From an optimization exercise on the open Yosys and OpenROAD flow, aimed at small area; shortcuts taken in it are not production practice. Only simulation tests tie the RTL to the original design; equivalence was not proved. The series may have gaps, and a smaller design here may also do less where the tests do not look.

--- flow/design.v: outline only ---
// module Delay_Line: 34 lines
// module UpDown_Counter: 26 lines
// module Thread_Number: 33 lines
// module RAM_SDP: 46 lines
// module RAM_SDP_Multithreaded: 72 lines
// module Address_Range_Decoder_Static: 26 lines
// module Address_Range_Translator: 35 lines
// module Memory_Mapper: 56 lines
// module Multiplier_Generic: 2544 lines
// module Add_Full: 11 lines
// module Add_Half: 10 lines
// module Add_Full_One: 10 lines
// module Multiplier_Pipeline: 61 lines
module Multiplier_Pipeline
#(
    parameter WORD_WIDTH                    = 36,
    parameter CONFIG_ADDR                   = 4000,
    parameter CONFIG_ADDR_WIDTH             = 12,
    parameter THREAD_COUNT                  = 8,
    parameter RAMSTYLE                      = "MLAB"
)
(
    input   wire                            clock,
    input   wire    [CONFIG_ADDR_WIDTH-1:0] config_addr,
    input   wire                            config_signed,  
    input   wire                            config_enable,
    input   wire    [WORD_WIDTH-1:0]        A,
    input   wire                            A_wren,
    input   wire    [WORD_WIDTH-1:0]        B,
    input   wire                            B_wren,
    output  wire    [WORD_WIDTH-1:0]        R_low,
    output  wire    [WORD_WIDTH-1:0]        R_high
);
  // ...
==> flow/run.sh <==
#!/bin/bash
# synth_recipe.tcl (not shown) runs the flow's synth.tcl, then flattens the netlist and writes it again
# the make line also repeats each setting of config.mk as NAME=value (left out here)
make -C /OpenROAD-flow-scripts/flow DESIGN_CONFIG=/design/flow/config.mk WORK_HOME=/design/flow/orfs CLKGATE_MAP_FILE= SYNTH_SCRIPT=/design/flow/synth_recipe.tcl finish
==> flow/config.mk <==
export PLATFORM = sky130hd
export DESIGN_NAME = Multiplier_Pipeline
export DESIGN_NICKNAME = Multiplier_Pipeline
export VERILOG_FILES = /design/flow/design.v
export SDC_FILE = /design/flow/constraint.sdc
export NUM_CORES = 4
export LEC_CHECK = 0
export ABC_AREA = 1
export CAP_MARGIN = 20
export CORE_MARGIN = 2
export CORE_UTILIZATION = 60
export CTS_BUF_LIST = sky130_fd_sc_hd__clkbuf_16
export CTS_CLUSTER_DIAMETER = 100
export CTS_CLUSTER_SIZE = 30
export SLEW_MARGIN = 20
export SYNTH_HIERARCHICAL = 1
==> flow/constraint.sdc <==
create_clock -name core_clock -period 8.5 [get_ports {clock}]
set_input_delay 1.7000 -clock core_clock [delete_from_list [all_inputs] [get_ports {clock}]]
set_output_delay 1.7000 -clock core_clock [all_outputs]
set_load 0.01 [all_outputs]
### Track usage over the die, run 1

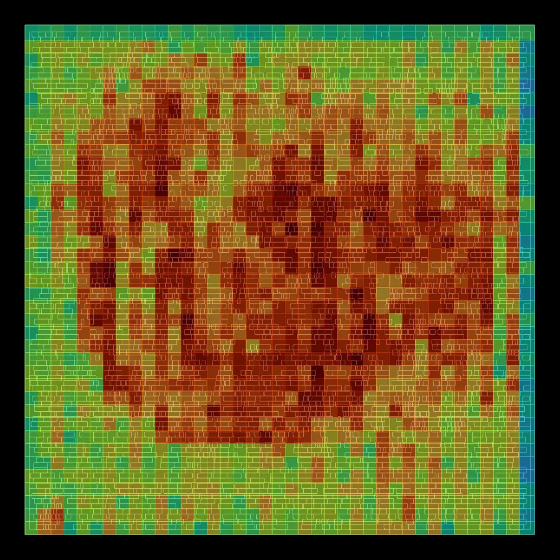
fin util: 64.7%
GRT met1 Usage: 46.0%
DR WL/cell: 28.1 um

### I/O nets highlighted, run 1

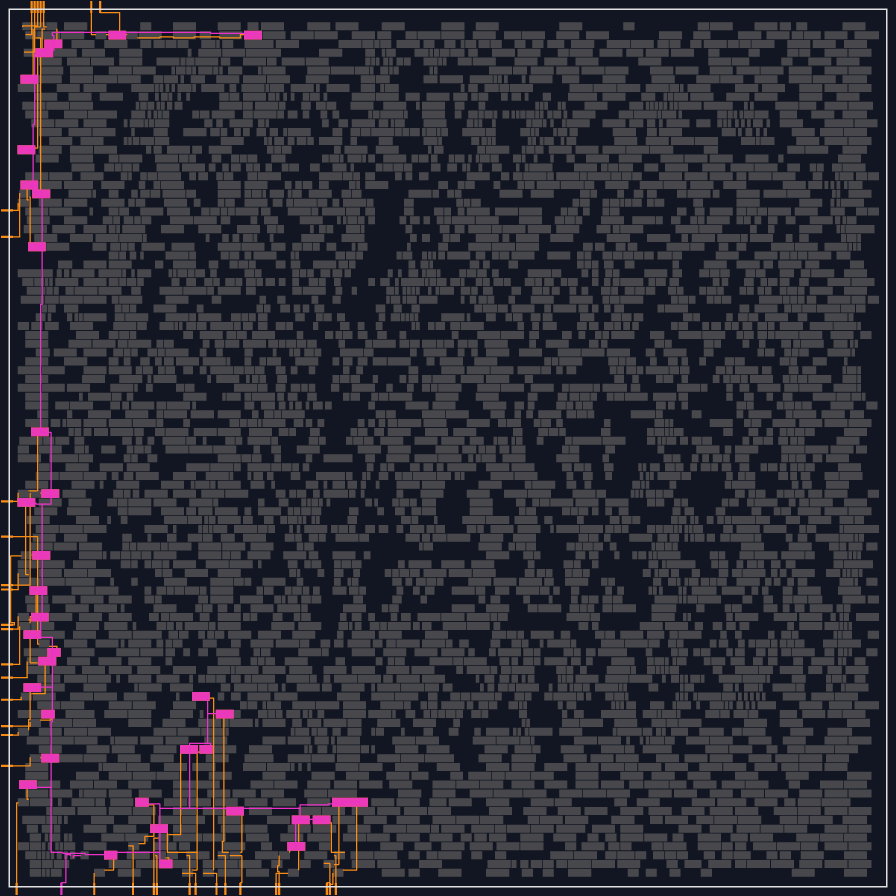
| colour | port | direction | edge | end cells | buffers | wire |
|---|---|---|---|---|---|---|
| magenta | `A_wren` | input | bottom | 36 | 2 | 582 um |
| orange | `A` | input | 15 bottom, 14 left, 7 top | 36 | 36 | 1,040 um |
IO Port Bufs: 160
# IOs: 161

### A small window of the routed layout, run 1

Scale bar: 10 um. Window x 48 to 88, y 183 to 223 um. Cells in grey, sequential cells in the stronger grey; small squares are vias.
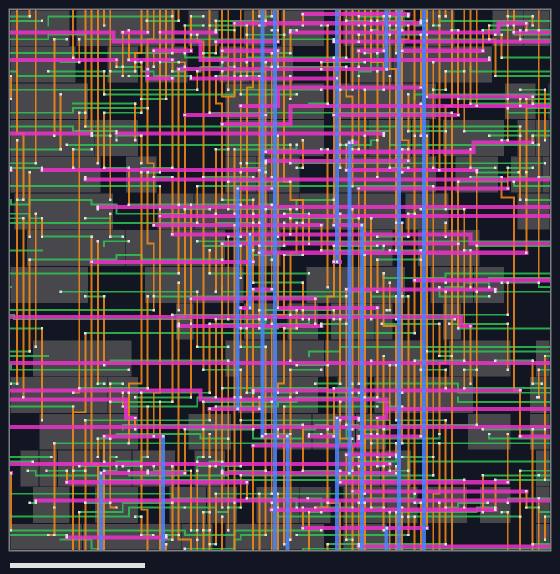
| colour | layer |
|---|---|
| orange | metal 2 |
| blue | metal 4 |
| green | metal 1 |
| magenta | metal 3 |
sequential cells in the window: 0
cells with their middle in the window: 99
most frequent: o22ai_1 (30), fa_1 (27), xor2_1 (26)

### Signal wires on met3, run 1

Scale bar: 100 um.
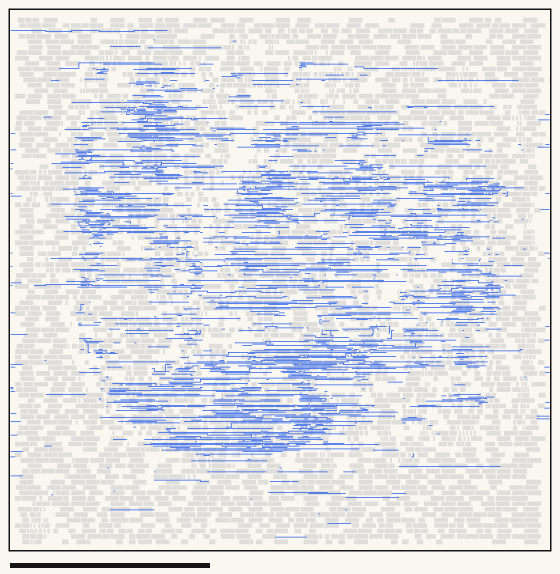
nets with wire on the layer: 408
share of all routed wire: 12%
wire length on this layer: 15,600 um
longest straight run: 97.5 um
Total Wirelength: 130,000 um
met3 Track Usage GR: 10.0%
DR vias: 30,315

==> run notes, run 1 <==
CP max stage delay=820 ps; Iter 0 DRT Violations=3,487; Final Hold Viols=0; r2r setup slk=560 ps; RSZ-0062 raised after global routing=no; CTS resizes=0; initial antenna violation count=3; largest net degree at the start of global routing=41; Post-CTS Setup Bufs=0; Register Area=13,200 um2; Num CTS Buffers=28; Worst R2R Path Depth=28; Hold-fix buffers, CTS=0; final antenna-violating net count=0; HP Class=register to register; Pre-antenna DRT Iters=6; Area after DPL=44,500 um2; Row Count=97; number of vias per cell=6.52; Die X=270 um; Clock Tree Buf Depth=3; clock skew=28.6 ps; crit end category=register; # DRC=0; Max stage delay cell, worst path=dfxtp_2; Synth cell types=41; max_slew headroom=20.7%; commonest non-fill, non-tap cell in the layout=xor2_1; syn avg cell area=11.3 um2; startpoint types=register; Reg clk slew, reported paths=100 ps; TNS Setup=0 ps; number of global-route vias before repair=32,600; Mapped Area=42,500 um2; worst-skew pair later-pin latency=620 ps; sequential fraction of the synthesis area=30.9%; DP Wirelength=87,100 um; Die ar.=73,000 um2; fin area=45,400 um2; GPL Wtd Cong=0.988; GRT Util Overall=36.0%; Synth warnings=13; share of layout cells above drive strength 1=8.12%; Critical Path AT=8420 ps; Final Max Slew Viols=0; worst slew pin tran=1190 ps; Hold Crit Depth=0; TritonCTS clock tree=yes; Req. time, crit path=8990 ps; Hold Slack=316 ps; FF+latch count, synth=656; CTS root buf=clkbuf_16; Async S/R FF share, synth=0%; Initial Util=60.6%; CP Class=register to register; Min Clock Period, post-route=7940 ps; clock tree sinks=656; outcome=timing/DRC/antenna clean; Layout area overhead=6.76%; first-pass GRT wire length=199,000 um; Max H-tree Level=1; # Max-Cap Violations=0; commonest non-fill, non-tap cells in the layout=xor2_1 (666), o22ai_1 (647), dfxtp_1 (638), fa_1 (601), ha_1 (168); # nets final=4,559; fin crit share=93.4%; Post-Place Setup Slack=712 ps; core footprint=70,100 um2; cells after synthesis=3,756; top_reg_cell synth=dfxtp_1; crit-path max FO=36; total gr overflow=0; EDFF count, synth=0; die height=270 um; Final Worst Setup Slack=564 ps; Multi-input gate area=27,400 um2; final setup fails=0; fmax=126 MHz; Filler Cell Count=5,586
[run 1: synthesized netlist by cell type, types with 17 or more instances]
cell type / number / area [um2]
xor2_1: 666 / 5830
dfxtp_1: 656 / 13100
o22ai_1: 647 / 4050
fa_1: 601 / 12000
ha_1: 168 / 2100
clkbuf_1: 147 / 552
nand2_1: 132 / 495
inv_1: 126 / 473
nor2_1: 121 / 454
buf_2: 89 / 445
buf_1: 79 / 297
mux2_4: 60 / 901
inv_2: 51 / 191
a21oi_1: 37 / 185
xnor2_1: 35 / 307
nand3_1: 24 / 120
a211oi_1: 17 / 128
o21ai_1: 17 / 85.1
[run 1: metrics by stage]
| stage | instances | utilization (%) |
|---|---|---|
| global route | 4646 | 64.7 |
| floorplan | 3760 | - |
| detailed placement | 4611 | 63.5 |
| CTS | 4646 | 64.7 |
| finish | 4647 | 64.7 |
| global placement | 4611 | 63.5 |
[run 1: area by class of cell]
| cell class | instances | area share, % |
|---|---|---|
| antenna | 1 | 0.00551 |
| clock buffer | 29 | 1.60 |
| clock inverter | 6 | 0.306 |
| inverter | 179 | 1.48 |
| multi-input combinational | 2602 | 60.3 |
| sequential | 656 | 29.0 |
| tap | 940 | 2.59 |
| timing repair buffer | 234 | 4.76 |
[run 1: kinds of logic after synthesis]
kind of cell,Yosys count,share of synthesized area (%)
DFF,656,30.9
and+or+nand+nor,309,3.06
other,1,0.00882
xor gates and xnor gates,701,14.4
AOI/OAI and AO/OA,746,11.0
adders and majority gates,769,33.2
buffers and inverters,502,4.96
muxes,72,2.44
[run 1: layer usage]
metal  GRT usage [%]  share of wire (%)
met1            46.0                 37
met2            55.3                 44
met3            10.0                 12
met4            20.6                6.8
met5               0              0.014
[run 1: critical path: cells and delay by family (launching register included)]
kind	cells	cell delay, ps
buffers and inverters	2	760
flip-flops	1	820
AO/OA/AOI/OAI	1	210
adder cells (fa/ha/maj)	8	3530
XOR/XNOR	2	590
AND/OR/NAND/NOR	15	1870
### Routed metal per tile, run 1

Scale bar: 100 um. 27 x 27 tiles, from black (low) to pale yellow (high), scaled to the fullest tile. Values are wire area over tile area, all layers added.
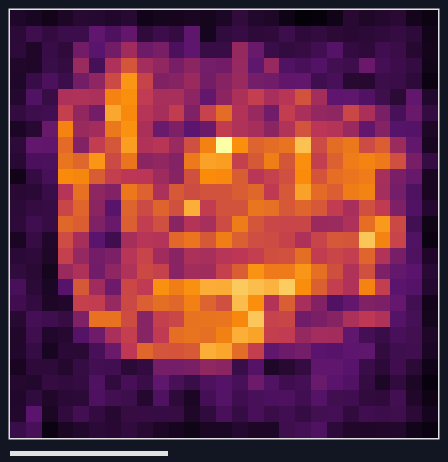

==> run 2, diff against run 1 <==
==> flow/flow/run.sh (new file) <==
#!/bin/bash
# The standard layout (standard.sh: standard synthesis and ORFS steps),
# with the smallest buffer (buf_1) on every input and output port instead of
# the one buffer_ports picks by default (passed to ORFS's global placement step
# through BUFFER_PORTS_ARGS). The make output goes to standard.log; ORFS's
# per-step logs stay under orfs/logs/.
set -euo pipefail
export BUFFER_PORTS_ARGS="-buffer_cell sky130_fd_sc_hd__buf_1"
bash standard.sh > standard.log 2>&1
==> flow/standard.sh (new file) <==
#!/bin/bash
# synth_recipe.tcl (not shown) runs the flow's synth.tcl, then flattens the netlist and writes it again
# the make line also repeats each setting of config.mk as NAME=value (left out here)
make -C /OpenROAD-flow-scripts/flow DESIGN_CONFIG=/design/flow/config.mk WORK_HOME=/design/flow/orfs CLKGATE_MAP_FILE= SYNTH_SCRIPT=/design/flow/synth_recipe.tcl "${@:-finish}"
removed: flow/run.sh
### Routed metal per tile, run 2

Scale bar: 100 um. 27 x 27 tiles, from black (low) to pale yellow (high), scaled to the fullest tile. Values are wire area over tile area, all layers added.
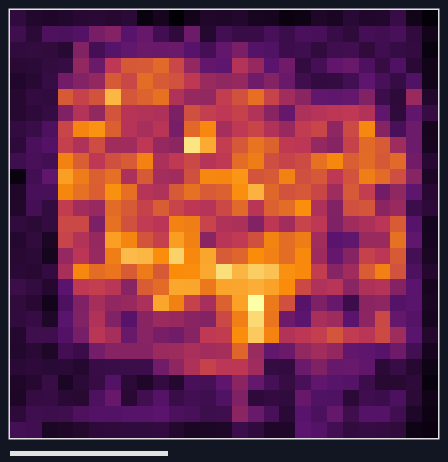
nearly empty tiles: 0.30%
fullest tile: 0.86
densest ninth of the die: middle
emptiest ninth of the die: bottom left
tiles over half the peak: 29%
Total Wirelength: 129,000 um
DR WL/cell: 27.7 um

### Signal routing as the flow saved it, run 2

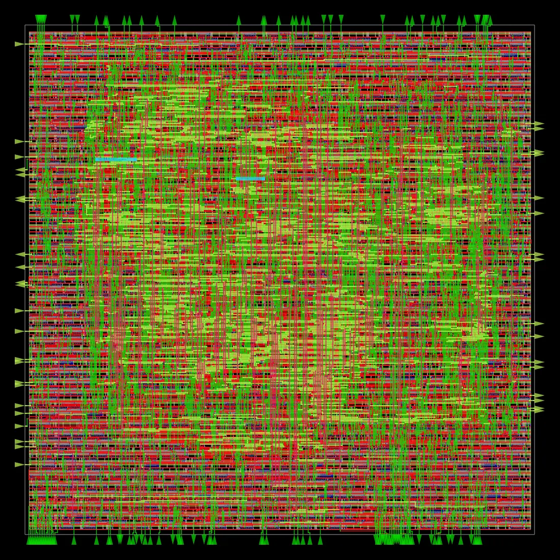
M1 wire length: 49,100 um
GRT Util Overall: 35.7%
Met3 Wirelength: 14,600 um
Top Metal Used: met5

==> run 2 against run 1 <==
- critical endpoint is now R_high_reg[35]
- critical path type unchanged
- sequential share of layout area increased by 0.51 points
- sequential cell count unchanged
- via count decreased by 0.86%
- register-to-register slack improved by 200 ps
- die area unchanged
- worst setup slack improved by 200 ps
==> run notes, run 2 <==
worst-skew pair later-pin latency=660 ps; Max H-tree Level=1; Hold-fix buffers, CTS=0; final antenna-violating net count=0; # IOs=161; max_slew headroom=15.7%; Final Max Slew Viols=0; Hold Crit Depth=0; RSZ-0062 raised after global routing=no; Min Clock Period, post-route=7740 ps; FF+latch count, synth=656; Area contributors post-synth=dfxtp_1 (31%), fa_1 (28%), xor2_1 (14%); CP max stage delay=630 ps; first-pass GRT wire length=198,000 um; TritonCTS clock tree=yes; CTS root buf=clkbuf_16; Pre-antenna DRT Iters=6; r2r setup slk=760 ps; Synth top cells by count=xor2_1 (666), dfxtp_1 (656), o22ai_1 (647); EDFF count, synth=0; Initial Util=60.6%; Reg clk slew, reported paths=110 ps; Num CTS Buffers=29; Layout area overhead=4.91%; largest net degree at the start of global routing=41; Clock Tree Buf Depth=3; DP Wirelength=88,300 um; Iter 0 DRT Violations=3,590; number of vias per cell=6.43; CP Class=register to register; Hold Slack=288 ps; cells after synthesis=3,756; Die ar.=73,000 um2; Critical Path AT=8320 ps; top-area cell type share of the netlist area=30.9%; Max stage delay cell, worst path=inv_2; final setup fails=0; crit-path max FO=36; top_reg_cell synth=dfxtp_1; worst slew pin tran=1260 ps; DR vias=30,053; total gr overflow=0; die height=270 um; Final Hold Viols=0; share of layout cells above drive strength 1=8.72%; Finished Layout Cells=4,671; core footprint=70,100 um2; clock tree sinks=656; # DRC=0; Async S/R FF share, synth=0%; CTS resizes=0; fin util=63.6%; Post-CTS Setup Bufs=0; most frequent cell after synthesis=xor2_1; placed cells=4,629; # nets final=4,579; # Max-Cap Violations=0; Synth area leader=dfxtp_1; Post-Place Setup Slack=990 ps; Synth cell types=41; initial antenna violation count=3; HP Class=register to register; IO Port Bufs=160; outcome=timing/DRC/antenna clean; commonest non-fill, non-tap cells in the layout=xor2_1 (666), o22ai_1 (647), dfxtp_1 (638), fa_1 (601), ha_1 (168); TNS Setup=0 ps; startpoint types=register; clock skew=36.7 ps; Mapped Area=42,500 um2; commonest non-fill, non-tap cell in the layout=xor2_1; GPL Wtd Cong=1.02; fin crit share=91.0%; Row Count=97; fmax=129 MHz; Worst R2R Path Depth=29; Die X=270 um
==> run 2: per-stage QoR <==
| step | instance area [um2] |
|---|---|
| after floorplan | 42500 |
| after global placement | 43700 |
| after detailed placement | 43700 |
| after CTS | 44600 |
| after global routing | 44600 |
| final | 44600 |
==> run 2: metal layers <==
metal | GRT usage [%] | routed length, um | up-vias
met5 | 0 | 34 | -
met4 | 19.1 | 8590 | 4
met3 | 8.70 | 14600 | 523
met2 | 55.0 | 57100 | 2080
met1 | 46.8 | 49100 | 14968
li1 | - | - | 12478
==> run 2: final cells by class <==
| cell class | instances | area [um2] |
|---|---|---|
| multi-input combinational | 2602 | 27400 |
| fill | 5666 | 25500 |
| sequential | 656 | 13200 |
| timing repair buffer | 253 | 1300 |
| tap | 940 | 1180 |
| clock buffer | 29 | 726 |
| inverter | 179 | 672 |
| clock inverter | 10 | 199 |
| antenna | 2 | 5.00 |
==> run 2: cells by family after synthesis <==
group	synth area share, %
xor gates and xnor gates	14.4
adders and majority gates	33.2
and+or+nand+nor	3.06
muxes	2.44
other	0.00882
AOI/OAI and AO/OA	11.0
buffers and inverters	4.96
DFF	30.9
==> run 2: critical path: cells and delay by family (launching register included) <==
kind / cells / cell delay (ps)
buf+inv: 4 / 1220
simple gates: 13 / 1690
compound gates: 2 / 490
xor+xnor: 2 / 360
fa+ha+maj: 8 / 3440
flops: 1 / 390
### I/O nets highlighted, run 2

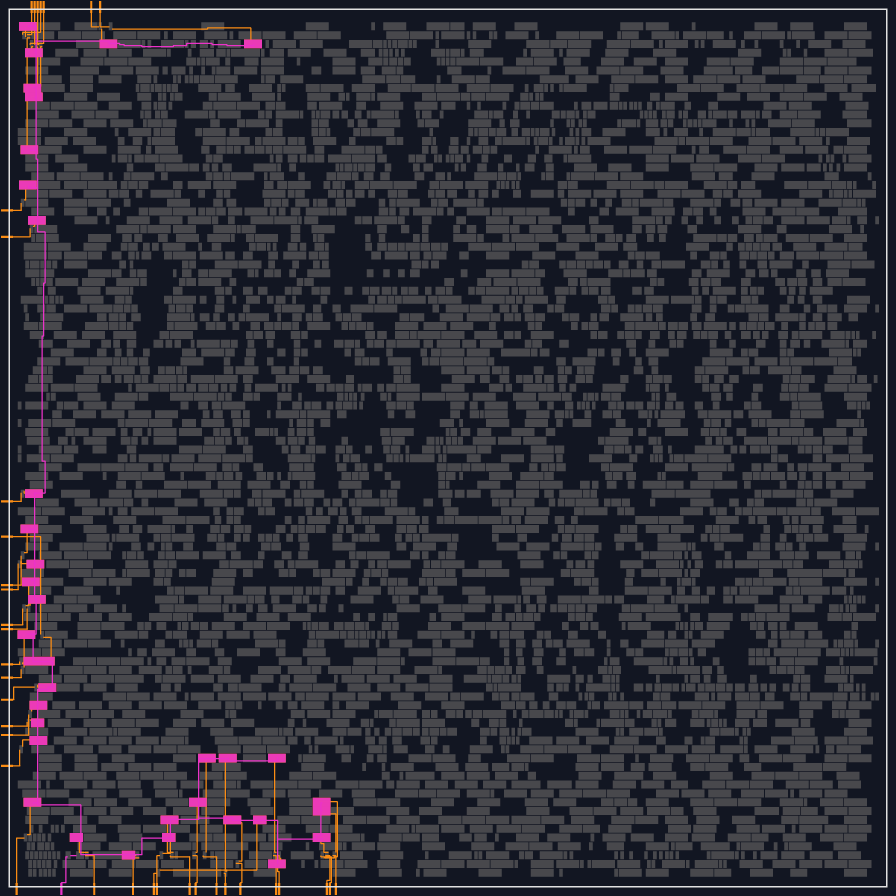

## Run 3: large edit since run 2, in outline
flow/design.v: 2983 -> 3007 lines; modules unchanged: 12
  Multiplier_Generic: edited, 2544 -> 2568 lines
==> flow/flow/run.sh (replaced) <==
#!/bin/bash
# The standard layout (standard.sh: standard synthesis and ORFS steps) with
# two changes:
#  - after synthesis, combinational cells that ABC mapped to a stronger drive
#    are set back to the weakest drive of the same function (downsize.tcl);
#    ORFS's placement and timing repair upsize what needs it;
#  - the smallest buffer (buf_1) on every input and output port instead of the
#    one buffer_ports picks by default (BUFFER_PORTS_ARGS, read by ORFS's
#    global placement step).
# Each tool's output goes to a log file here: synth.log, downsize.log,
# standard.log; ORFS's per-step logs stay under orfs/logs/.
set -euo pipefail
export BUFFER_PORTS_ARGS="-buffer_cell sky130_fd_sc_hd__buf_1"
bash standard.sh synth > synth.log 2>&1
RESULTS=$PWD/orfs/results/$FLOW_PLATFORM/Multiplier_Pipeline/base openroad -no_init -exit flow/downsize.tcl > downsize.log 2>&1
touch orfs/results/$FLOW_PLATFORM/Multiplier_Pipeline/base/1_synth.sdc
bash standard.sh > standard.log 2>&1
==> flow/flow/downsize.tcl (new file) <==
# Set every combinational cell that synthesis mapped to a stronger drive back to
# the weakest drive of the same function. Placement and timing repair later
# upsize whatever needs it. Registers, buffers and inverters are left alone.
read_liberty $::env(FLOW_HOME)/platforms/sky130hd/lib/sky130_fd_sc_hd__tt_025C_1v80.lib
set odb $::env(RESULTS)/1_synth.odb
read_db $odb
set n 0
foreach inst [[ord::get_db_block] getInsts] {
  set master [[$inst getMaster] getName]
  if {![regexp {^sky130_fd_sc_hd__([a-z0-9]+)_([0-9]+)$} $master -> fn drive]} { continue }
  if {$drive <= 1} { continue }
  if {[regexp {^(df|edf|sdf|dl|buf|clkbuf|inv|clkinv|bufinv|conb|tap|fill|decap|diode|clkdly|dlygate|dlymetal)} $fn]} { continue }
  foreach d {1 0} {
    set small "sky130_fd_sc_hd__${fn}_$d"
    if {[[ord::get_db] findMaster $small] ne "NULL"} {
      $inst swapMaster [[ord::get_db] findMaster $small]
      incr n
      break
    }
  }
}
puts "downsized $n instances"
write_db $odb
--- a/flow/config.mk
+++ b/flow/config.mk
@@ -9,8 +9,8 @@
 export CAP_MARGIN = 20
 export CORE_MARGIN = 2
-export CORE_UTILIZATION = 60
+export CORE_UTILIZATION = 70
 export CTS_BUF_LIST = sky130_fd_sc_hd__clkbuf_16
-export CTS_CLUSTER_DIAMETER = 100
-export CTS_CLUSTER_SIZE = 30
+export CTS_CLUSTER_DIAMETER = 80
+export CTS_CLUSTER_SIZE = 36
 export SLEW_MARGIN = 20
 export SYNTH_HIERARCHICAL = 1
### I/O nets highlighted, run 3

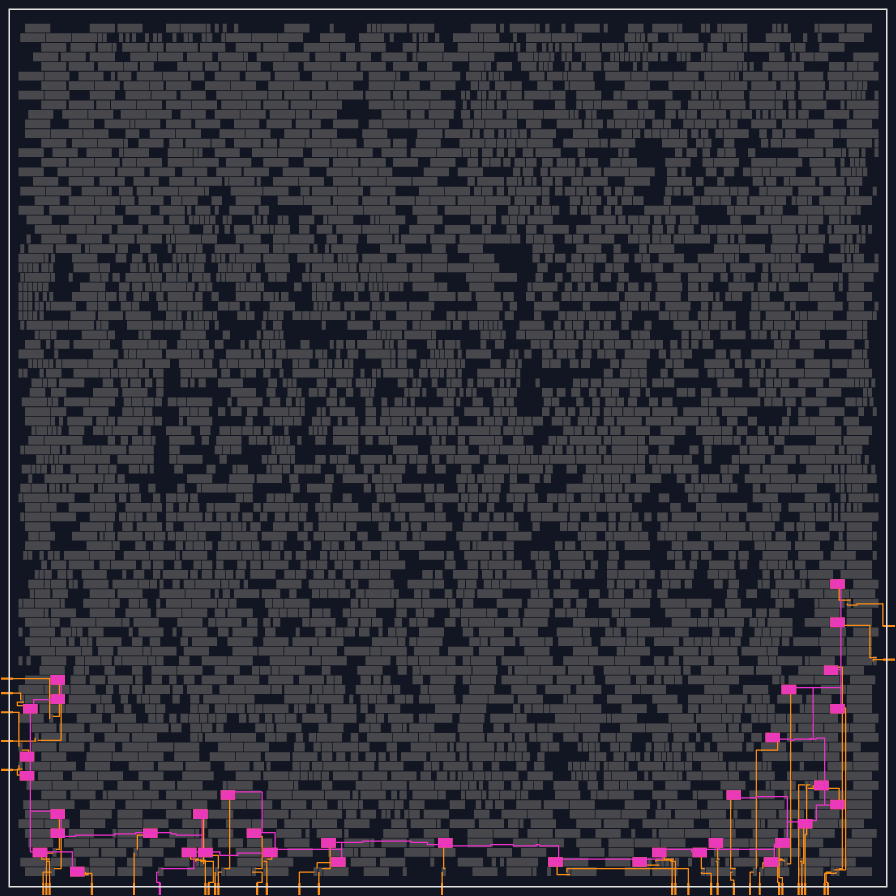
| colour | port | direction | edge | end cells | buffers | wire |
|---|---|---|---|---|---|---|
| orange | `A` | input | 29 bottom, 5 left, 2 right | 36 | 36 | 842 um |
| magenta | `A_wren` | input | bottom | 36 | 1 | 546 um |

==> run 3 against run 2 <==
- still clean
- fmax shrank 1.5%
- non-clock buffer count up 10
- cell count decreased by 4.5%
- register-to-register slack worse by 110 ps
- design area down 2.3%
- utilization increased by 10 points
- routed wire length down 7.0%
- largest cell class unchanged
- area after synthesis down 1.5%
- die area decreased by 15%
- synthesized cell count is 0.67% lower
==> run notes, run 3 <==
GPL Wtd Cong=0.953; Initial Util=70.8%; Synth warnings=13; most frequent cell after synthesis=dfxtp_1; Synth top cells by count=dfxtp_1 (656), xor2_1 (649), o22ai_1 (647); Critical Path AT=8430 ps; CTS resizes=0; clock skew=43.5 ps; CP top delay family=adder cells; fmax=127 MHz; share of layout cells above drive strength 1=5.70%; CTS root buf=clkbuf_16; # nets final=4,501; Register Area=13,200 um2; DR WL/cell=27.0 um; cells after synthesis=3,731; Filler Cell Count=4,162; DP Wirelength=82,800 um; HP Class=register to register; # DRC=0; top_reg_cell synth=dfxtp_1; Req. time, crit path=9080 ps; die height=249 um; Synth area leader=dfxtp_1; Row Count=89; IO Port Bufs=160; number of global-route vias before repair=31,420; syn avg cell area=11.2 um2; startpoint types=register; CP Depth=26; worst slew pin tran=1270 ps; Multi-input gate area=26,600 um2; critical path's most frequent cell=nand2_1; r2r setup slk=650 ps; initial antenna violation count=2; CP Class=register to register; worst-skew pair later-pin latency=640 ps; Finished Layout Cells=4,459; final setup fails=0; clock tree sinks=656; TritonCTS clock tree=yes; top-area cell type share of the netlist area=31.1%; Final Hold Viols=0; crit end category=register; fin crit share=92.4%; largest net degree at the start of global routing=40; Die ar.=61,800 um2; yosys synthesis chip area=42,200 um2; Worst R2R Path Depth=26; Layout area overhead=4.10%; sequential fraction of the synthesis area=31.1%; placed cells=4,423; Min Clock Period, post-route=7850 ps; Die X=249 um; CP max stage delay=820 ps; RSZ-0062 raised after global routing=no; Hold Crit Depth=0; total gr overflow=0; TNS Setup=0 ps; Clock Tree Buf Depth=3; max_slew headroom=15.6%; Iter 0 DRT Violations=3,647; Mapped Area=41,900 um2; Hold-fix buffers, CTS=0; Num CTS Buffers=25; first-pass GRT wire length=185,000 um; Synth cell types=39; Async S/R FF share, synth=0%; Area contributors post-synth=dfxtp_1 (31%), fa_1 (29%), xor2_1 (13%); final antenna-violating net count=0; outcome=timing/DRC/antenna clean; # IOs=161; crit-path max FO=30; Max stage delay cell, worst path=dfxtp_1; EDFF count, synth=0; Pre-antenna DRT Iters=21; GRT Util Overall=39.2%; Buffers & Inverters on Critical Path=2; commonest non-fill, non-tap cell in the layout=xor2_1; # Max-Cap Violations=0; commonest non-fill, non-tap cells in the layout=xor2_1 (649), o22ai_1 (647), dfxtp_1 (638), fa_1 (612), buf_1 (158); number of vias per cell=6.76; core footprint=59,100 um2; Post-CTS Setup Bufs=0; Final Max Slew Viols=0; Max H-tree Level=1; FF+latch count, synth=656; Reg clk slew, reported paths=120 ps
### Signal wires on met3, run 3

Scale bar: 50 um.
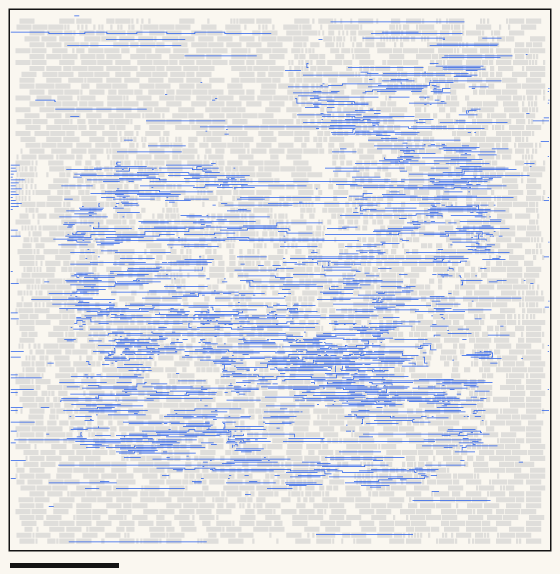
nets with wire on the layer: 490
wire length on this layer: 15,000 um
main direction: horizontal
Total Wirelength: 120,000 um
met3 Track Usage GR: 11.7%
DR vias: 30,125

==> run 3: layout make-up <==
class / count / area share, %
diodes: 2 / 0.0115
clock buffers: 25 / 1.44
clock inverters: 9 / 0.408
inverters: 167 / 1.44
multi-input cells: 2564 / 61.1
flip-flops and latches: 656 / 30.2
well taps: 773 / 2.22
repair buffers: 263 / 3.17
==> run 3: cell families (layout without fill, tap and decap cells) <==
logic type               count (synthesis)  in the layout  synth area share (%)
AO/OA/AOI/OAI                          766            766                  11.3
XOR/XNOR                               683            683                  14.2
adder cells (fa/ha/maj)                735            735                  32.7
buffers and inverters                  511            464                  5.17
flip-flops                             656            656                  31.1
multiplexers                            72             72                  2.45
other                                    0              2                     0
AND/OR/NAND/NOR                        308            308                  3.11
==> run 3: per-layer routing <==
layer	routed length, um	track usage (%)	vias to the layer above
met5	17	0	-
met4	8830	22.6	2
met3	15000	11.7	690
met2	53600	60.7	2313
met1	42900	49.4	14748
li1	-	-	12372
==> run 3: metrics by stage <==
stage | hold WS (ps) | instance area (um2) | util, % | setup slack (ps)
final | 325 | 43600 | 73.7 | 647
after detailed placement | 312 | 42800 | 72.4 | 1000
after global routing | 326 | 43600 | 73.7 | 339
after CTS | 325 | 43600 | 73.7 | 949
after global placement | 309 | 42800 | 72.3 | 1080
after floorplan | 310 | 41900 | - | 2370
==> run 3: worst register-to-register path, cell delays in order, from the launching register on <==
cell	delay (ps)
dfxtp_1	820
nand2_2	600
o22ai_1	350
xor2_1	450
inv_1	140
fa_1	670
fa_1	470
fa_1	490
fa_1	410
fa_1	450
fa_1	510
ha_1	370
nand4_1	240
inv_1	70
nand2_1	70
nand3_1	120
a21oi_1	170
nand2_1	340
nand2_1	170
nand2_1	170
nand2_1	110
nand2_1	80
nand2_1	70
nand2_1	50
ha_1	170
nor2_1	130
xnor2_1	120
### Signal routing as the flow saved it, run 3

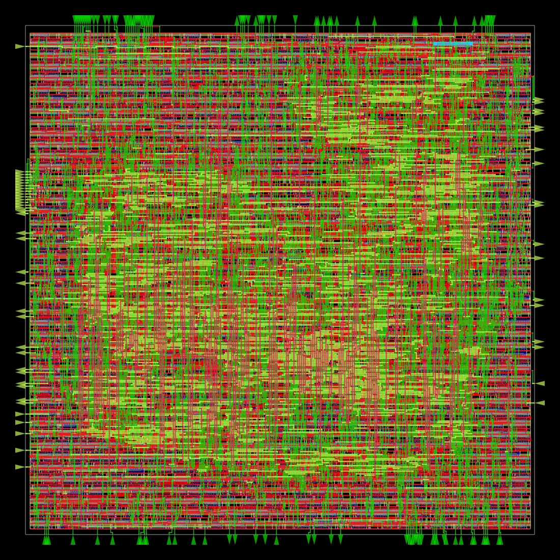

==> run 4, diff against run 3 <==
--- a/flow/config.mk
+++ b/flow/config.mk
@@ -9,8 +9,9 @@
 export CAP_MARGIN = 20
 export CORE_MARGIN = 2
-export CORE_UTILIZATION = 70
+export CORE_UTILIZATION = 60
 export CTS_BUF_LIST = sky130_fd_sc_hd__clkbuf_16
-export CTS_CLUSTER_DIAMETER = 80
-export CTS_CLUSTER_SIZE = 36
+export CTS_CLUSTER_DIAMETER = 100
+export CTS_CLUSTER_SIZE = 30
+export GPL_TIMING_DRIVEN = 0
 export SLEW_MARGIN = 20
 export SYNTH_HIERARCHICAL = 1
### Signal routing as the flow saved it, run 4

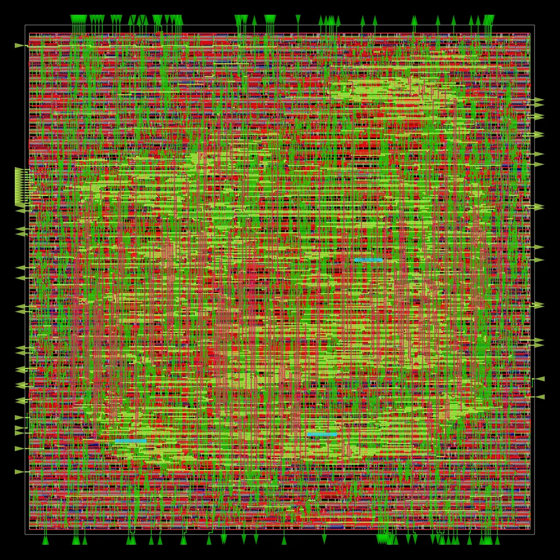
DR vias: 30,781
M1 wire length: 50,400 um

==> run 4 against run 3 <==
- hold slack got worse by 7.8 ps
- synthesized cell count did not move
- critical path depth rose by 3
- worst setup slack got worse by 270 ps
- sequential cell count did not move
- sequential share of layout area fell by 0.66 points
- highest routed layer unchanged
- register-to-register slack got worse by 270 ps
- still clean on timing, DRC and antenna
==> run notes, run 4 <==
CP Class=register to register; Synth cell types=39; TNS Setup=0 ps; Area after DPL=43,700 um2; Synth top cells by count=dfxtp_1 (656), xor2_1 (649), o22ai_1 (647); CTS resizes=0; final setup fails=0; share of layout cells above drive strength 1=5.33%; outcome=timing/DRC/antenna clean; worst slew pin tran=1250 ps; yosys synthesis chip area=42,200 um2; top-area cell type share of the netlist area=31.1%; RSZ-0062 raised after global routing=no; # Max-Cap Violations=0; DP Wirelength=110,000 um; Synth warnings=13; largest net degree at the start of global routing=31; CP max stage delay=880 ps; GPL Wtd Cong=1.02; Buffers & Inverters on Critical Path=3; Initial Util=60.8%; Critical Path AT=8680 ps; commonest non-fill, non-tap cell in the layout=dfxtp_1; sequential fraction of the synthesis area=31.1%; worst-skew pair later-pin latency=650 ps; # DRC=0; Final Hold Viols=0; Hold Crit Depth=0; Die X=268 um; Num CTS Buffers=27; Async S/R FF share, synth=0%; critical path's most frequent cell=nand2_1; Filler Cell Count=5,467; core footprint=68,800 um2; Iter 0 DRT Violations=4,060; clock tree sinks=656; TritonCTS clock tree=yes; most frequent cell after synthesis=dfxtp_1; die height=268 um; fin crit share=95.6%; number of vias per cell=6.33; Reg clk slew, reported paths=110 ps; cells after synthesis=3,731; CP top delay family=adder cells; initial antenna violation count=3; fmax=123 MHz; final antenna-violating net count=0; CP Depth=29; Final Max Slew Viols=0; EDFF count, synth=0; Hold-fix buffers, CTS=0; Row Count=96; commonest non-fill, non-tap cells in the layout=dfxtp_1 (656), xor2_1 (649), o22ai_1 (647), fa_1 (612), buf_1 (260); first-pass GRT wire length=205,000 um; # nets final=4,743; Clock Tree Buf Depth=3; # IOs=161; Mapped Area=41,900 um2; Finished Layout Cells=4,859; Min Clock Period, post-route=8130 ps; Req. time, crit path=9050 ps; number of global-route vias before repair=32,180; Synth area leader=dfxtp_1; fin area=44,500 um2; Area contributors post-synth=dfxtp_1 (31%), fa_1 (29%), xor2_1 (13%); syn avg cell area=11.2 um2
### Routed metal per tile, run 4

Scale bar: 100 um. 27 x 27 tiles, from black (low) to pale yellow (high), scaled to the fullest tile. Values are wire area over tile area, all layers added.
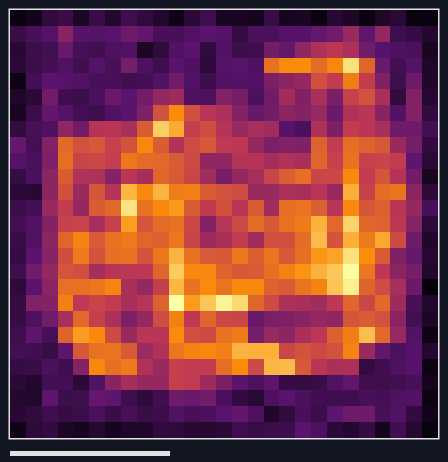
fullest tile: 0.86
emptiest ninth of the die: top left
tiles over half the peak: 36%
mean over tiles: 0.34
GRT Util Overall: 39.3%
Total Wirelength: 140,000 um

-- run 4: cell count changes in the layout (fill, tap and decap cells not counted), moves of 6 or more --
cell	delta
o21ai_1	+7
buf_1	+102
dfxtp_2	-18
clkbuf_1	+112
o21ai_2	-7
dfxtp_1	+18
buf_2	+113
buf_12	+6
buf_4	-100
-- run 4: final cells by class --
| cell class | count | area [um2] | area share (%) |
|---|---|---|---|
| antenna | 5 | 12.5 | 0.0281 |
| buffer | 344 | 1560 | 3.51 |
| clock buffer | 27 | 676 | 1.52 |
| clock inverter | 6 | 93.8 | 0.211 |
| inverter | 167 | 627 | 1.41 |
| multi-input combinational | 2564 | 26600 | 59.8 |
| sequential | 656 | 13100 | 29.5 |
| tap | 931 | 1160 | 2.62 |
| timing repair buffer | 159 | 608 | 1.37 |
-- run 4: logic make-up (layout without fill, tap and decap cells) --
group	count (synthesis)	count (layout)	share of synthesized area [%]
AO/OA/AOI/OAI	766	766	11.3
adder cells (fa/ha/maj)	735	735	32.7
XOR/XNOR	683	683	14.2
flip-flops	656	656	31.1
buffers and inverters	511	703	5.17
AND/OR/NAND/NOR	308	308	3.11
multiplexers	72	72	2.45
other	0	5	0
-- run 4: per-layer routing --
metal	part of all wire, %	global-route usage [%]	vias up
li1	-	-	12851
met1	36	48.7	15213
met2	45	61.2	2122
met3	11	10.7	589
met4	7.7	25.0	6
met5	0.029	0	-
-- run 4: through the flow --
step                setup slack (ps)  hold WS (ps)  utilization, %
floorplan                       2370           310               -
global route                    34.9           334            64.6
CTS                              125           322            64.6
global placement                 185           310            63.4
finish                           373           317            64.7
detailed placement               165           312            63.4
### I/O nets highlighted, run 4

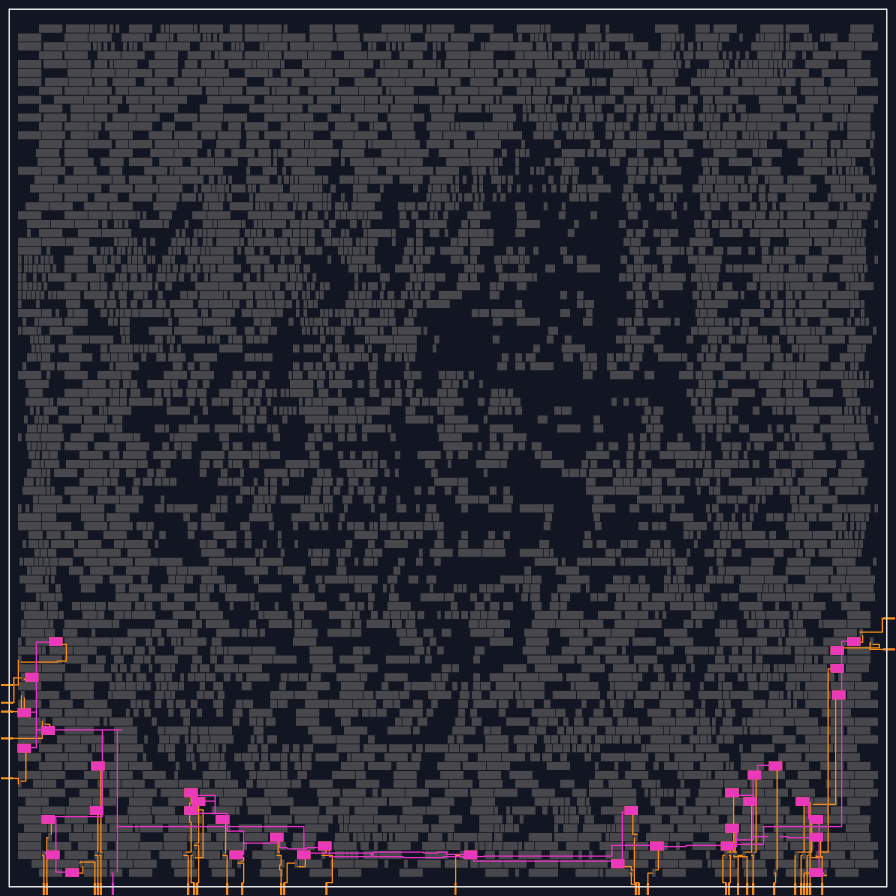

==> run 5, diff against run 4 <==
--- a/flow/config.mk
+++ b/flow/config.mk
@@ -13,5 +13,4 @@
 export CTS_CLUSTER_DIAMETER = 100
 export CTS_CLUSTER_SIZE = 30
-export GPL_TIMING_DRIVEN = 0
 export SLEW_MARGIN = 20
 export SYNTH_HIERARCHICAL = 1
### I/O nets highlighted, run 5

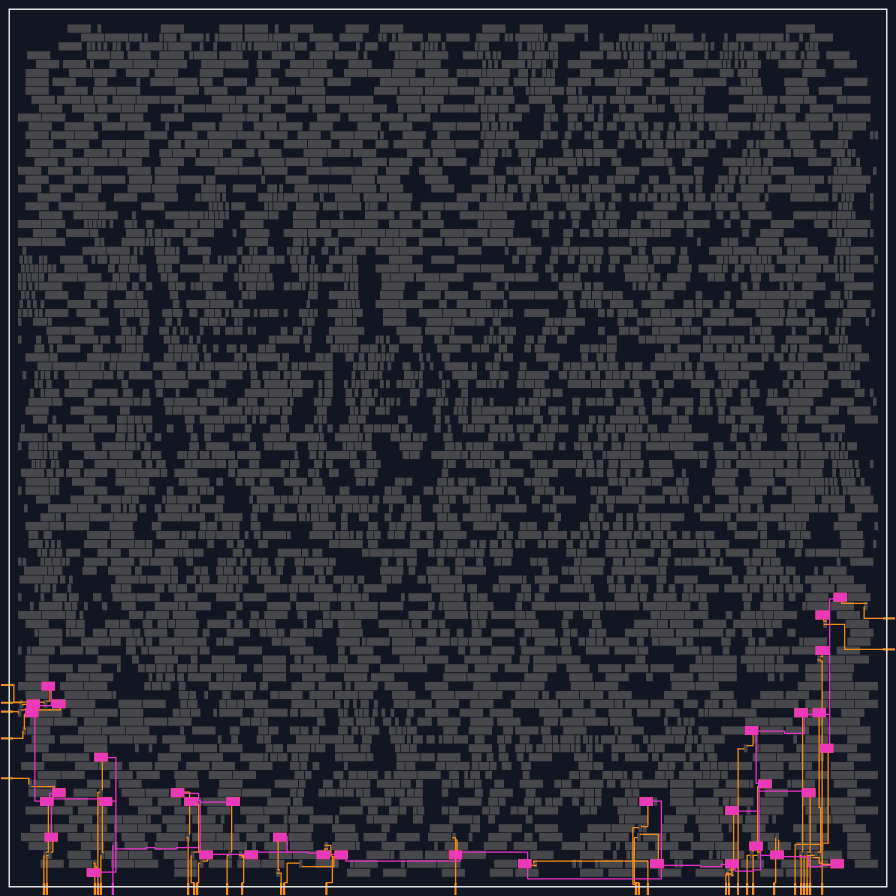
| colour | port | direction | edge | end cells | buffers | wire |
|---|---|---|---|---|---|---|
| magenta | `A_wren` | input | bottom | 36 | 1 | 613 um |
| orange | `A` | input | 29 bottom, 5 left, 2 right | 36 | 36 | 957 um |

==> run 5 against run 4 <==
- hold slack improved by 2.0 ps
- global-route usage is 4.7 points lower
- cell count is 4.8% lower
- worst setup slack gained 500 ps
- critical endpoint is now R_high_reg[27]
- highest routed layer unchanged
==> run notes, run 5 <==
Iter 0 DRT Violations=3,340; Mapped Area=41,900 um2; TNS Setup=0 ps; top-area cell type share of the netlist area=31.1%; commonest non-fill, non-tap cells in the layout=xor2_1 (649), o22ai_1 (647), dfxtp_1 (638), fa_1 (612), buf_1 (158); commonest non-fill, non-tap cell in the layout=xor2_1; Max stage delay cell, worst path=inv_1; CTS resizes=0; Met3 Wirelength=12,800 um; Critical Path AT=8210 ps; fin util=63.8%; Hold Crit Depth=0; syn avg cell area=11.2 um2; CP max stage delay=760 ps; FF+latch count, synth=656; Final Hold Viols=0; Pre-antenna DRT Iters=8; wire length on met2=57,100 um; clock tree sinks=656; DP Wirelength=86,200 um; cells after synthesis=3,731; fmax=131 MHz; startpoint types=register; HP Class=register to register; Worst R2R Path Depth=29; Area after DPL=43,100 um2; Max H-tree Level=1; Async S/R FF share, synth=0%; sequential fraction of the synthesis area=31.1%; worst slew pin tran=1110 ps; critical path's most frequent cell=nand2_1; most frequent cell after synthesis=dfxtp_1; outcome=timing/DRC/antenna clean; core footprint=68,800 um2; TritonCTS clock tree=yes; Synth area leader=dfxtp_1; Top Metal Used=met5; GPL Wtd Cong=0.954; DR vias=29,749; IO Port Bufs=160; max_slew headroom=25.6%; M1 wire length=45,600 um; Reg clk slew, reported paths=100 ps; Post-CTS Setup Bufs=0; Synth top cells by count=dfxtp_1 (656), xor2_1 (649), o22ai_1 (647); # nets final=4,512; n_diodes=0; crit end category=register; Num CTS Buffers=29; number of global-route vias before repair=31,109; largest net degree at the start of global routing=41; total gr overflow=0; Synth cell types=39; CP Class=register to register; fin area=43,900 um2; top_reg_cell synth=dfxtp_1; # DRC=0; Hold Slack=319 ps; crit-path max FO=11; Total Wirelength=123,000 um; worst-skew pair later-pin latency=670 ps; Filler Cell Count=5,552; first-pass GRT wire length=188,000 um; # Max-Cap Violations=0; Die ar.=71,900 um2; die height=268 um; Layout area overhead=4.95%; EDFF count, synth=0; Final Max Slew Viols=0; final antenna-violating net count=0; Min Clock Period, post-route=7630 ps; Initial Util=60.8%; clock skew=32.0 ps; GRT Util Overall=34.6%; Die X=268 um; r2r setup slk=870 ps; RSZ-0062 raised after global routing=no; number of vias per cell=6.43; # IOs=161; DR WL/cell=26.7 um; fin crit share=89.7%; final setup fails=0; Synth warnings=13; Area contributors post-synth=dfxtp_1 (31%), fa_1 (29%), xor2_1 (13%); yosys synthesis chip area=42,200 um2; Row Count=96; share of layout cells above drive strength 1=6.00%; CTS root buf=clkbuf_16; Hold-fix buffers, CTS=0; Clock Tree Buf Depth=3; Req. time, crit path=9080 ps; initial antenna violation count=2
### A small window of the routed layout, run 5

Scale bar: 10 um. Window x 47 to 87, y 181 to 221 um. Cells in grey, sequential cells in the stronger grey; small squares are vias.
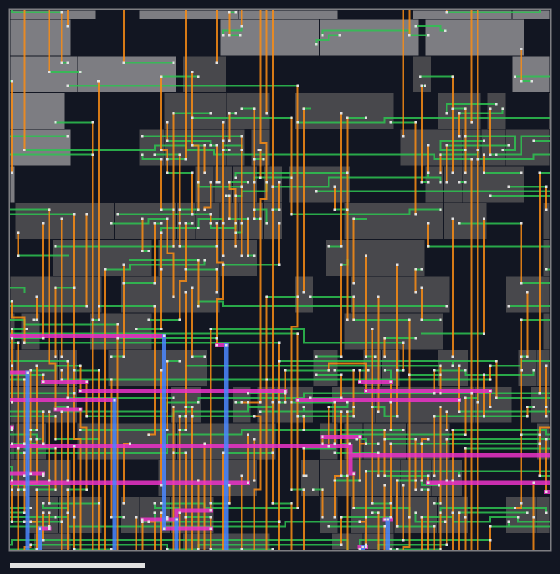
| colour | layer |
|---|---|
| blue | metal 4 |
| green | metal 1 |
| magenta | metal 3 |
| orange | metal 2 |
cells with their middle in the window: 92
most frequent: fa_1 (15), o22ai_1 (11), xor2_1 (11)
sequential cells in the window: 8

run 5: cell counts after synthesis:
No cell type changed its count.
run 5: through the flow:
stage	cells	setup slack [ps]
finish	4628	873
global route	4628	670
CTS	4628	1070
detailed placement	4588	1120
global placement	4588	1220
floorplan	3731	2370
run 5: cells by family after synthesis:
kind of cell	count (synthesis)	share of synthesized area (%)
AOI/OAI and AO/OA	766	11.3
xor gates and xnor gates	683	14.2
adders and majority gates	735	32.7
buffers and inverters	511	5.17
DFF	656	31.1
muxes	72	2.45
and+or+nand+nor	308	3.11
run 5: layout make-up:
| class | count | area, um2 | share of cell area, % |
|---|---|---|---|
| multi-input combinational | 2564 | 26700 | 60.7 |
| sequential | 656 | 13200 | 29.9 |
| timing repair buffer | 270 | 1450 | 3.31 |
| tap | 931 | 1160 | 2.65 |
| clock buffer | 29 | 726 | 1.65 |
| inverter | 167 | 627 | 1.43 |
| clock inverter | 11 | 161 | 0.367 |
run 5: per-layer routing:
layer | GRT usage (%) | up-vias
met1 | 44.6 | 14874
met3 | 7.52 | 511
met2 | 54.8 | 1979
met4 | 18.8 | 4
li1 | - | 12381
met5 | 0 | -
run 5: critical path, delay by kind of cell (launching register included):
kind	cells	cell delay, ps
buf+inv	4	1410
xor+xnor	2	350
flops	1	380
fa+ha+maj	8	3460
compound gates	2	310
simple gates	13	1620
### Signal routing as the flow saved it, run 5

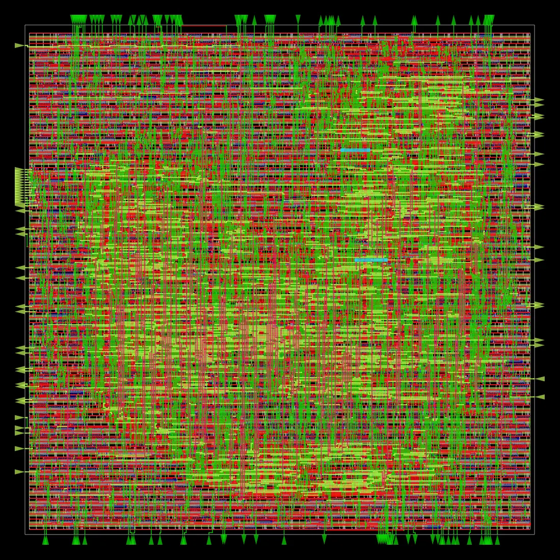

==> run 6, diff against run 5 <==
--- a/flow/config.mk
+++ b/flow/config.mk
@@ -7,5 +7,5 @@
 export LEC_CHECK = 0
 export ABC_AREA = 1
-export CAP_MARGIN = 20
+export CAP_MARGIN = 0
 export CORE_MARGIN = 2
 export CORE_UTILIZATION = 60
@@ -13,4 +13,4 @@
 export CTS_CLUSTER_DIAMETER = 100
 export CTS_CLUSTER_SIZE = 30
-export SLEW_MARGIN = 20
+export SLEW_MARGIN = 0
 export SYNTH_HIERARCHICAL = 1
### Signal routing as the flow saved it, run 6

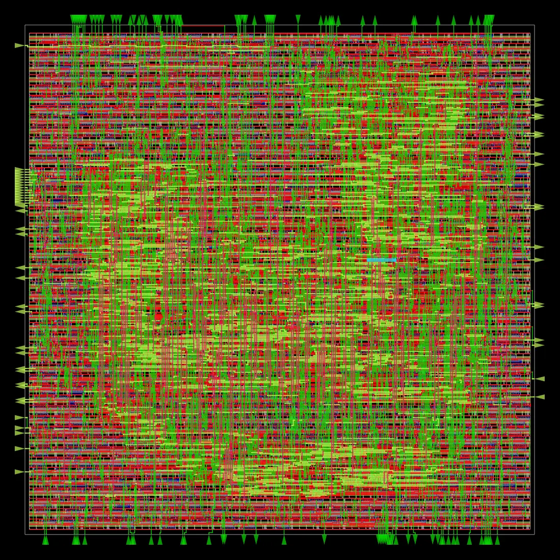
wire length on met2: 56,600 um
GRT Util Overall: 34.7%
DR WL/cell: 26.6 um
Met3 Wirelength: 13,000 um
DR vias: 29,654

==> run 6 against run 5 <==
- still clean
- die area unchanged
- first-iteration DRC count increased by 6.9%
- non-clock buffer count unchanged
- cell count unchanged
- register-to-register slack improved by 70 ps
- worst setup slack improved by 71 ps
- area after synthesis unchanged
- utilization about the same
- synthesized cell count unchanged
==> run notes, run 6 <==
outcome=timing/DRC/antenna clean; RSZ-0062 raised after global routing=no; Die ar.=71,900 um2; worst slew pin tran=1390 ps; cells after synthesis=3,731; # DRC=0; Die X=268 um; critical path's most frequent cell=nand2_1; fin crit share=88.9%; Area after DPL=43,100 um2; fin area=44,000 um2; Num CTS Buffers=29; Req. time, crit path=9060 ps; DP Wirelength=86,200 um; Clock Tree Buf Depth=3; largest net degree at the start of global routing=41; Total Wirelength=123,000 um; Hold Crit Depth=0; Hold-fix buffers, CTS=0; CTS root buf=clkbuf_16; Initial Util=60.8%; Layout area overhead=4.99%; Synth top cells by count=dfxtp_1 (656), xor2_1 (649), o22ai_1 (647); yosys synthesis chip area=42,200 um2; max_slew headroom=7.54%; Worst R2R Path Depth=29; first-pass GRT wire length=188,000 um; number of vias per cell=6.41; final antenna-violating net count=0; Critical Path AT=8120 ps; clock skew=66.3 ps; sequential fraction of the synthesis area=31.1%; Synth warnings=13; Final Hold Viols=0; # nets final=4,512; EDFF count, synth=0; Mapped Area=41,900 um2; TNS Setup=0 ps; worst-skew pair later-pin latency=680 ps; r2r setup slk=940 ps; Final Max Slew Viols=0; Synth area leader=dfxtp_1; most frequent cell after synthesis=dfxtp_1; fmax=132 MHz; Max H-tree Level=1; IO Port Bufs=160; clock tree sinks=656; die height=268 um; Row Count=96; syn avg cell area=11.2 um2; n_diodes=0; TritonCTS clock tree=yes; Area contributors post-synth=dfxtp_1 (31%), fa_1 (29%), xor2_1 (13%); share of layout cells above drive strength 1=6.00%; core footprint=68,800 um2; CP Class=register to register; Reg clk slew, reported paths=100 ps; commonest non-fill, non-tap cells in the layout=xor2_1 (649), o22ai_1 (647), dfxtp_1 (638), fa_1 (612), buf_1 (158); initial antenna violation count=2; Async S/R FF share, synth=0%; crit-path max FO=11; crit end category=register; HP Class=register to register; top_reg_cell synth=dfxtp_1; CTS resizes=0; Pre-antenna DRT Iters=6; commonest non-fill, non-tap cell in the layout=xor2_1; # IOs=161; GPL Wtd Cong=0.954; Iter 0 DRT Violations=3,572; final setup fails=0; Min Clock Period, post-route=7560 ps; CP max stage delay=710 ps; number of global-route vias before repair=30,971; FF+latch count, synth=656; startpoint types=register; Post-CTS Setup Bufs=0; Synth cell types=39; top-area cell type share of the netlist area=31.1%; total gr overflow=0; Max stage delay cell, worst path=inv_1; # Max-Cap Violations=0
### Track usage over the die, run 6

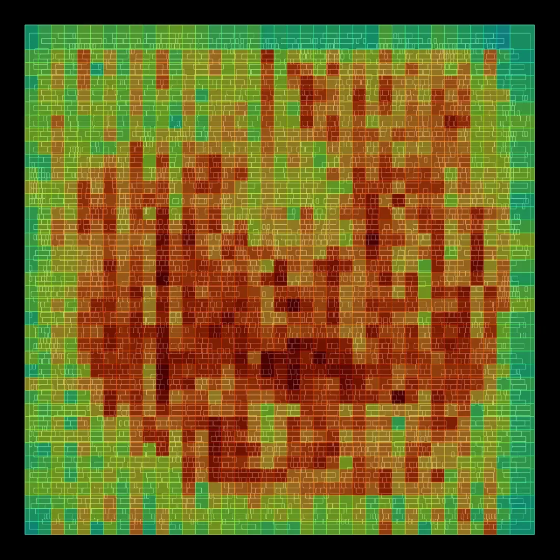
GRT met2 Usage: 55.0%
GRT met1 Usage: 44.6%
met3 Track Usage GR: 7.66%
GRT busiest layer: met2

-- run 6: logic make-up (layout without fill, tap and decap cells) --
family                     after synthesis  count (layout)  share of synthesized area (%)
muxes                                   72              72                           2.45
and+or+nand+nor                        308             308                           3.11
AOI/OAI and AO/OA                      766             766                           11.3
adders and majority gates              735             735                           32.7
buffers and inverters                  511             477                           5.17
xor gates and xnor gates               683             683                           14.2
DFF                                    656             656                           31.1
-- run 6: layer usage --
metal | GRT usage [%] | vias up | part of all wire, %
met5 | 0 | - | 0.011
met4 | 18.5 | 2 | 6.4
met3 | 7.66 | 498 | 11
met2 | 55.0 | 1993 | 46
met1 | 44.6 | 14763 | 37
li1 | - | 12398 | -
-- run 6: cell type report --
cell class	instances	area, um2
multi-input cells	2564	26600
fillers	5508	24900
flip-flops and latches	656	13200
repair buffers	270	1450
well taps	931	1160
clock buffers	29	726
inverters	167	627
clock inverters	11	186
-- run 6: stage by stage --
stage	hold WS (ps)	setup slack, ps	util, %	std cells
final	292	944	63.9	4628
after detailed placement	312	1110	62.5	4588
after global placement	310	1220	62.5	4588
after floorplan	310	2370	-	3731
after CTS	315	1100	63.9	4628
after global routing	314	627	63.9	4628
-- run 6: worst max-delay path: cells and delay by family (launching register included) --
kind | cells | cell delay (ps)
fa+ha+maj | 8 | 3470
xor+xnor | 2 | 340
flops | 1 | 370
compound gates | 2 | 310
buf+inv | 4 | 1350
simple gates | 13 | 1620

==> layout pictures side by side <==
Signal wires on met3.
Scale bar: 100 um.
panel A
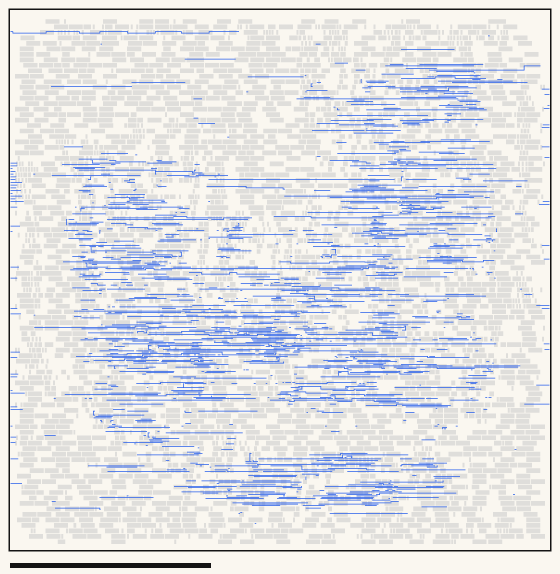
panel B
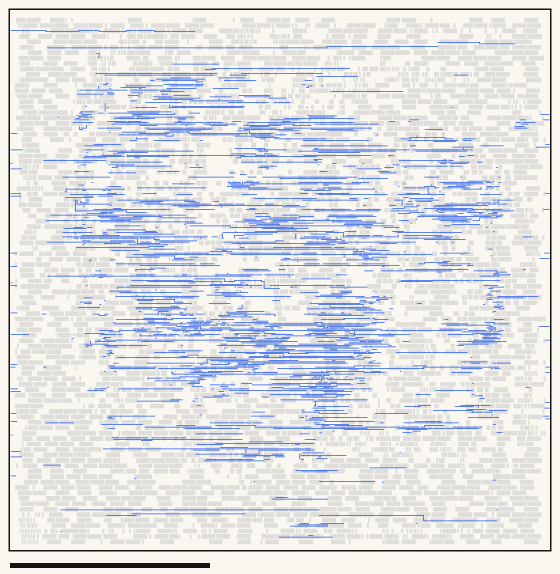
panel C
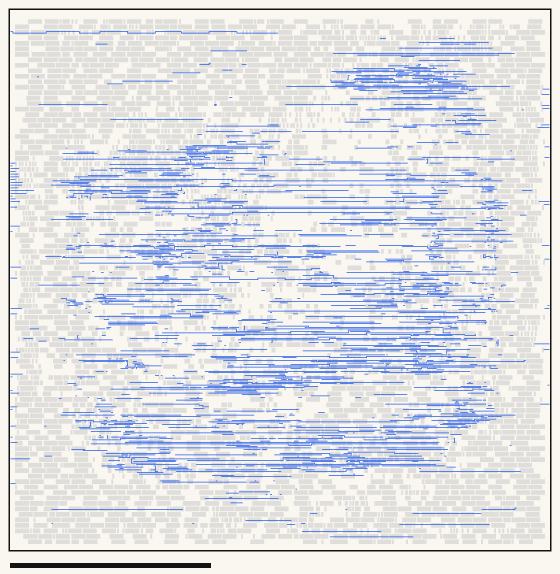
- panel A = run 5
- panel B = run 2
- panel C = run 4

Key to panel B:
nets with wire on the layer: 382
share of all routed wire: 11%
longest straight run: 140 um
wire length on this layer: 14,600 um

## afterwards: timing with drivers on the ports
The results above use ideal ports. As a check the final layouts listed here were re-extracted and re-timed, cells and wires unchanged. Step 1 sets driving cells, clkbuf_16 on the clock port and buf_2 on the other inputs (assumed; they add their load-dependent delay and slew). Step 2 times the ports against the registers' clock, not the clock port: input delays grow and output delays shrink by t, the midpoint of the rising clock arrivals with the driver on. Slacks: ideal / step 1 / step 2; pairs: ideal / step 1.
run | t, ns | setup WS [ns] | worst setup path at the end | latest minus earliest clock arrival (ns) | cell pins on the clock port's net
run 1 | 0.683 | 0.564 / 0.564 / 0.564 | register to register | 0.033 / 0.033 | 1
run 2 | 0.710 | 0.762 / 0.762 / 0.762 | register to register | 0.038 / 0.039 | 1
run 3 | 0.682 | 0.647 / 0.647 / 0.647 | register to register | 0.043 / 0.043 | 1
run 4 | 0.706 | 0.373 / 0.373 / 0.373 | register to register | 0.030 / 0.029 | 1
run 5 | 0.719 | 0.873 / 0.873 / 0.873 | register to register | 0.033 / 0.032 | 1
run 6 | 0.717 | 0.944 / 0.944 / 0.944 | register to register | 0.067 / 0.067 | 1
After both steps every run listed still meets setup and hold.
